From an optimization exercise on the open Yosys and OpenROAD flow, aimed at small area, a short achievable clock period and few clock cycles; shortcuts taken in it are not production practice.
Function was checked by simulation only, so behaviour that the tests miss may differ from the original.

===== flow/config.mk =====
export PLATFORM = sky130hd
export DESIGN_NAME = KT
export DESIGN_NICKNAME = KT
export VERILOG_FILES = /design/flow/design.v
export SDC_FILE = /design/flow/constraint.sdc
export NUM_CORES = 4
export LEC_CHECK = 0
export CAP_MARGIN = 20
export CORE_MARGIN = 2
export CORE_UTILIZATION = 40
export SLEW_MARGIN = 20

===== flow/constraint.sdc =====
create_clock -name core_clock -period 8.0 [get_ports {clk}]
set_input_delay 1.6000 -clock core_clock [delete_from_list [all_inputs] [get_ports {clk}]]
set_output_delay 1.6000 -clock core_clock [all_outputs]
set_load 0.01 [all_outputs]

===== flow/design.v =====
module KT(
    clk,
    rst_n,
    in_valid,
    in_x,
    in_y,
    move_num,
    priority_num,
    out_valid,
    out_x,
    out_y,
    move_out
);
input clk,rst_n;
input in_valid;
input [2:0] in_x,in_y;
input [4:0] move_num;
input [2:0] priority_num;
output reg out_valid;
output reg [2:0] out_x,out_y;
output reg [4:0] move_out;
parameter idle = 0;
parameter read = 1;
parameter check = 2;
parameter next_cnt = 3;
parameter next_direct = 4;
parameter exe = 5;
parameter back = 6;
parameter check_back = 7;
parameter finish = 8;
reg [3:0]cs, ns;
reg [4:0]read_cnt;
reg [2:0] x_cur;
reg [2:0] y_cur;
reg [4:0] move_cnt;
reg [2:0] priority_dir;
wire [2:0] last_dir;
reg [2:0] visited_x [0:24];
reg [2:0] visited_y [0:24];
reg [24:0] visited_table;
reg [2:0]temp_dir;
reg [2:0] pre_direct [0:24];
wire signed [3:0] move_x [0:7];
wire signed [3:0] move_y [0:7];
assign move_x[0] = -1;
assign move_x[1] =  1;
assign move_x[2] =  2;
assign move_x[3] =  2;
assign move_x[4] =  1;
assign move_x[5] = -1;
assign move_x[6] = -2;
assign move_x[7] = -2;
assign move_y[0] =  2;
assign move_y[1] =  2;
assign move_y[2] =  1;
assign move_y[3] = -1;
assign move_y[4] = -2;
assign move_y[5] = -2;
assign move_y[6] = -1;
assign move_y[7] =  1;
wire signed [3:0] check_x, check_y;
assign check_x = x_cur + move_x[temp_dir];
assign check_y = y_cur + move_y[temp_dir];
assign last_dir = priority_dir - 1;
always @(posedge clk, negedge rst_n) begin
	if(!rst_n)
		cs <= idle;
	else
		cs <= ns;
end
always@(*)begin
	case (cs)
		idle: begin 
			if(in_valid)
				ns = read;
			else
				ns = idle;
		end
		read:begin 
			if(in_valid)
				ns = read;
			else
				ns = check;
		end
		check:begin 
			if(check_x < 0 || check_x > 4 || check_y < 0 || check_y > 4 || visited_table[5 * check_x +check_y] == 1)
				ns = next_direct;
			else
				ns = next_cnt;
		end
		next_cnt: 
			ns = exe;
		next_direct:begin 
			if(temp_dir == last_dir)
				ns = back;
			else
				ns = exe;
		end
		exe:begin 
			if(read_cnt==25)
				ns = finish;
			else
				ns = check;
		end
		back: 
			ns = check_back;
		check_back:begin 
			if(pre_direct[read_cnt] == last_dir)
				ns = back;
			else
				ns = exe;
		end
		finish: 
			if (move_out ==24) 
				ns = idle;
			else
				ns = finish;
		default: 
			ns = idle;
	endcase
end
always @(posedge clk) begin
	if(ns ==read && !read_cnt)begin
		move_cnt <= move_num;
		priority_dir <= priority_num;
		end
	else begin
		if(ns ==read && !read_cnt)begin
		move_cnt <= move_cnt;
		priority_dir <= priority_dir;
		end
	end
end
always @(posedge clk, negedge rst_n) begin
	if(!rst_n)
		read_cnt <= 0;
	else if(ns == idle)
		read_cnt <= 0;
	else if(ns == read)
		read_cnt <= read_cnt + 1;
	else if(cs == next_cnt)
		read_cnt <= read_cnt + 1;
	else if(cs == back)
		read_cnt <= read_cnt - 1;
	else
		read_cnt <= read_cnt;
end
always @(posedge clk) begin
	if(ns == read)begin
		x_cur <= in_x;
		y_cur<= in_y;
	end
	else if(cs == next_cnt)begin
		x_cur <= check_x;
		y_cur <= check_y;
	end
	else if(cs == back)begin
		x_cur <= visited_x[read_cnt - 2];
		y_cur <= visited_y[read_cnt - 2];
	end
	else begin
		x_cur <= x_cur;
		y_cur <= y_cur;
	end	
end
always @(posedge clk) begin
	if(ns == read)begin
		visited_x[read_cnt] <= in_x;
		visited_y[read_cnt] <= in_y;
	end
	else if(cs == exe)begin
		visited_x[read_cnt - 1] <= x_cur;
		visited_y[read_cnt - 1] <= y_cur;
	end
end
always @(posedge clk) begin
	if(cs == read || cs == next_cnt)
		temp_dir <= priority_dir;
	else if(cs == next_direct)
		temp_dir <= temp_dir + 1;
	else if(cs == back)
		temp_dir <= pre_direct[read_cnt -1] + 1;
end
always @(posedge clk or negedge rst_n) begin
	if(!rst_n)
		visited_table <= 0;
	else if(ns == read)
	begin
		if(read_cnt <= move_cnt)
			visited_table[in_x *5 +in_y] <= 1;
	end
	else if(cs == next_cnt)
		visited_table[5*check_x +check_y]<=1;
	else if(cs == back)
		visited_table[5*x_cur+y_cur] <= 0;
	else if(cs == finish)
		visited_table <= 0;
	else
		visited_table <= visited_table;
end
always@(posedge clk or negedge rst_n) begin
	if(!rst_n) begin
		out_valid <= 0;
		move_out <= 0;
		out_x <= 0;
		out_y <= 0;
	end
	else if(ns == finish || cs ==finish ) begin
		if(move_out < 25)begin
			if(move_out==25)begin
				out_valid <= 0;
				move_out <= 0;
				out_x <= 0;
				out_y <= 0;
			end
			else begin
				out_valid <= 1;
				move_out <= move_out + 1;
				out_x <= visited_x [move_out];
				out_y <= visited_y [move_out];
			end
		end
	end
	else begin
		out_valid <= 0;
		move_out <= 0;
		out_x <= 0;
		out_y <= 0;
	end
end
always @(posedge clk ) begin
	if(cs == next_cnt)
		pre_direct[read_cnt]<=temp_dir;
end
endmodule

===== flow/run.sh =====
#!/bin/bash
# synth_recipe.tcl (not shown) runs the flow's synth.tcl, then flattens the netlist and writes it again
# the make line also repeats each setting of config.mk as NAME=value (left out here)
make -C /OpenROAD-flow-scripts/flow DESIGN_CONFIG=/design/flow/config.mk WORK_HOME=/design/flow/orfs CLKGATE_MAP_FILE= SYNTH_SCRIPT=/design/flow/synth_recipe.tcl finish

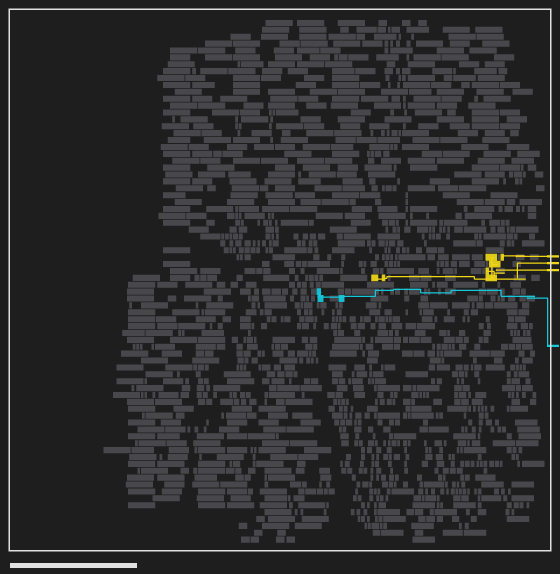
Fig. 1. Port wiring.
The bar under the picture is 50 um long.
| color | port | bits | direction | end cells | buffers | wire |
|---|---|---|---|---|---|---|
| cyan | in_valid | 1 | input | 3 | 1 | 125 um |
| yellow | in_x | 3 | input | 7 | 3 | 145 um |
io pins: 29
input/output buffers: 28

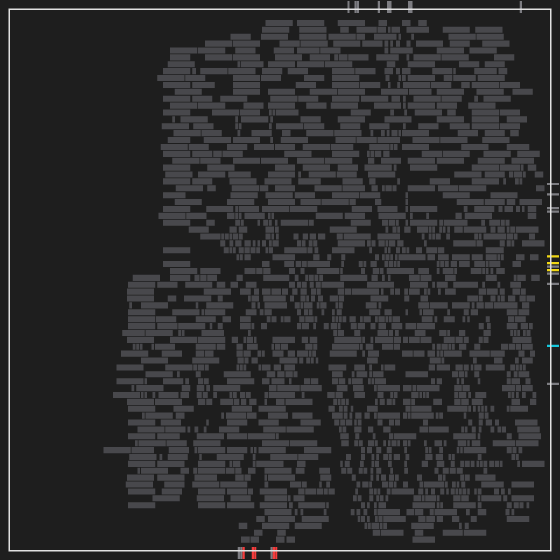
Fig. 2. Pin map.
Pins as bars across the die edge, other pins in gray.
| color | port | pins | direction | edge |
|---|---|---|---|---|
| cyan | in_valid | 1 | input | right |
| yellow | in_x | 3 | input | right |
| red | move_num | 5 | input | bottom |
Die H: 213.2 um
Die Wd: 213.2 um

==> flow_summary_export.csv <==
group,metric,value,unit
worst_setup_path,crit_required,8.51,ns
timing,fin_crit_sh,86.15,%
routing,vias,12010,
timing,clock.fmax,145.1,MHz
logic_synthesis,synth-edff-count,242,
timing,drv_slew,0,
cts,cts_root_buf,"clkbuf_16",
logic_synthesis,synthCells,1398,
finish,area_delta_synth_final,10.51,%
routing,ant_nets,0,
routing,drt_iter0_markers,1256,
logic_synthesis,ys_top_cells_by_area,"edfxtp_1 42%, mux4_2 16%, dfrtp_1 6.6%, ha_1 5.4%, nand2_1 2.9%",
cts,clock_latency,0.59,ns
cts,numCtsBuffers,31,
logic_synthesis,synth.distinct_cells,87,
timing,tightest_slew,1.119,ns
outcome,status,"no timing/DRC/antenna violations",
finish,final_cell_mix,"242 x edfxtp_1, 133 x nand2_1, 124 x nor2_1, 124 x mux4_2, 75 x ha_1",
die,die_area,45450,um2
routing,viasPerCell,5.970,
finish,final_area,19340,um2
logic_synthesis,synth_top_area_cell,"edfxtp_1",
routing,wl,45870,um
grt,antenna_found_initial,0,
worst_setup_path,path_max_fanout,18,
cts,cts_max_path_buffers,3,
timing,setup_viol,0,
Testbench counts, summed over its fixed seeds: cycles 3,227,640.
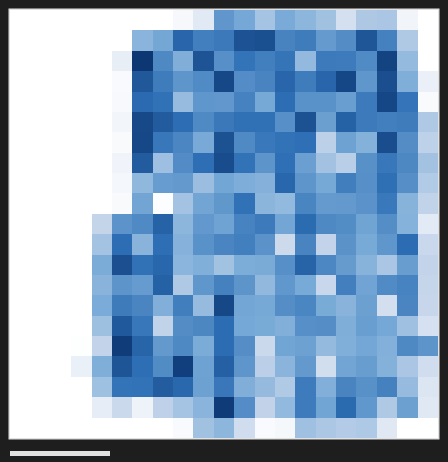
Fig. 3. Placement density heat map.
The bar under the picture is 50 um long. The die is cut into 21 by 21 equal tiles; white is low, dark blue is high, 0 to 100% covered.
nearly empty tiles: 24%
tiles over 75% full: 11%
fullest tile: 97%
Initial Utilization: 40.54%
core footprint: 43,170 um2
Layout Utilization: 44.80%

## final cells by class
type,count,area (um2)
clock buffers,34,787.0
clock inverters,23,210.2
fillers,3955,23830
inverters,56,210.2
multi-input cells,971,8498
flip-flops and latches,288,8427
well taps,585,732.0
repair buffers,55,478.0
## flip-flops by register name (all words and copies together), names as in the netlist
signal / cells
read_cnt: 5
move_out: 5
temp_dir: 3
out_y: 3
visited_table: 25
priority_dir: 3
out_x: 3
x_cur: 3
visited_y: 75
y_cur: 3
out_valid: 1
pre_direct: 75
move_cnt: 5
visited_x: 75
cs: 4
## kinds of logic after synthesis
group | count (synthesis) | share of synthesized area [%]
AO/OA/AOI/OAI | 252 | 9.372
XOR/XNOR | 41 | 2.366
adder cells (fa/ha/maj) | 84 | 6.391
buffers and inverters | 139 | 3.589
flip-flops | 288 | 48.09
multiplexers | 164 | 18.26
AND/OR/NAND/NOR | 430 | 11.92
## how the worst max path moves through the flow
stage,cells past startpoint,start,to
CTS,21,temp_dir[2],visited_table[23]
floorplan,25,temp_dir[2],visited_table[15]
global route,21,temp_dir[1],visited_table[23]
finish,21,temp_dir[2],visited_table[23]
global placement,21,temp_dir[2],visited_table[23]
detailed placement,21,temp_dir[1],visited_table[23]
## critical path, cell delays in order, from the launching register on
cell and delay (ns):
edfxtp_1 0.47, xnor2_1 0.17, or2_2 0.29, ha_1 0.28, a21o_1 0.16, a21oi_1 0.18
xnor2_1 0.29, ha_1 0.34, ha_1 0.30, fa_1 0.57, inv_1 0.07, fa_1 0.66
nor2b_1 0.28, nand4_1 0.26, nor4_4 0.45, nand2_1 0.11, ha_1 0.33, nor4b_1 0.23
nand2_1 0.13, o31ai_4 0.73, nand4_2 0.28, a21oi_1 0.22
## stage by stage
step	setup slack (ns)	utilization, %	cells	hold slack (ns)
global placement	1.044	42.46	1955	0.4610
floorplan	1.580	-	1398	0.4609
finish	1.108	44.80	2012	0.4833
global route	0.6238	44.80	2012	0.5011
CTS	0.8668	44.78	2012	0.4891
detailed placement	0.9068	42.47	1955	0.4754
## metal layers
layer,global-route usage (%),vias up,part of all wire [%]
met5,0,-,0
met4,5.580,0,2.3
met3,3.103,68,6.9
met2,33.80,480,48
met1,28.15,6050,42
li1,-,5413,-

==> what the ideal ports hide <==
No port has a modelled driver above. Below, the same layout with a new extraction and two added sets of constraints. Step 1 sets driving cells, clkbuf_16 on the clock port and buf_2 on the other inputs (assumed; they add their load-dependent delay and slew). Step 2, shift: input delay + t, output delay - t, t = (earliest + latest rising clock arrival at the registers) / 2. This alone moves slack from input paths to output paths. Three values: ideal ports, drivers, drivers and shift; two values: the first two.
shift t [ns]: 0.635
setup WS [ns]: 1.108 / 1.108 / 1.108
worst slew at a driven data input, ns: 0.04
After both steps this run still meets setup and hold. For this run, drivers alone change the setup slack by 0.000 ns; drivers and shift together by 0.000 ns.
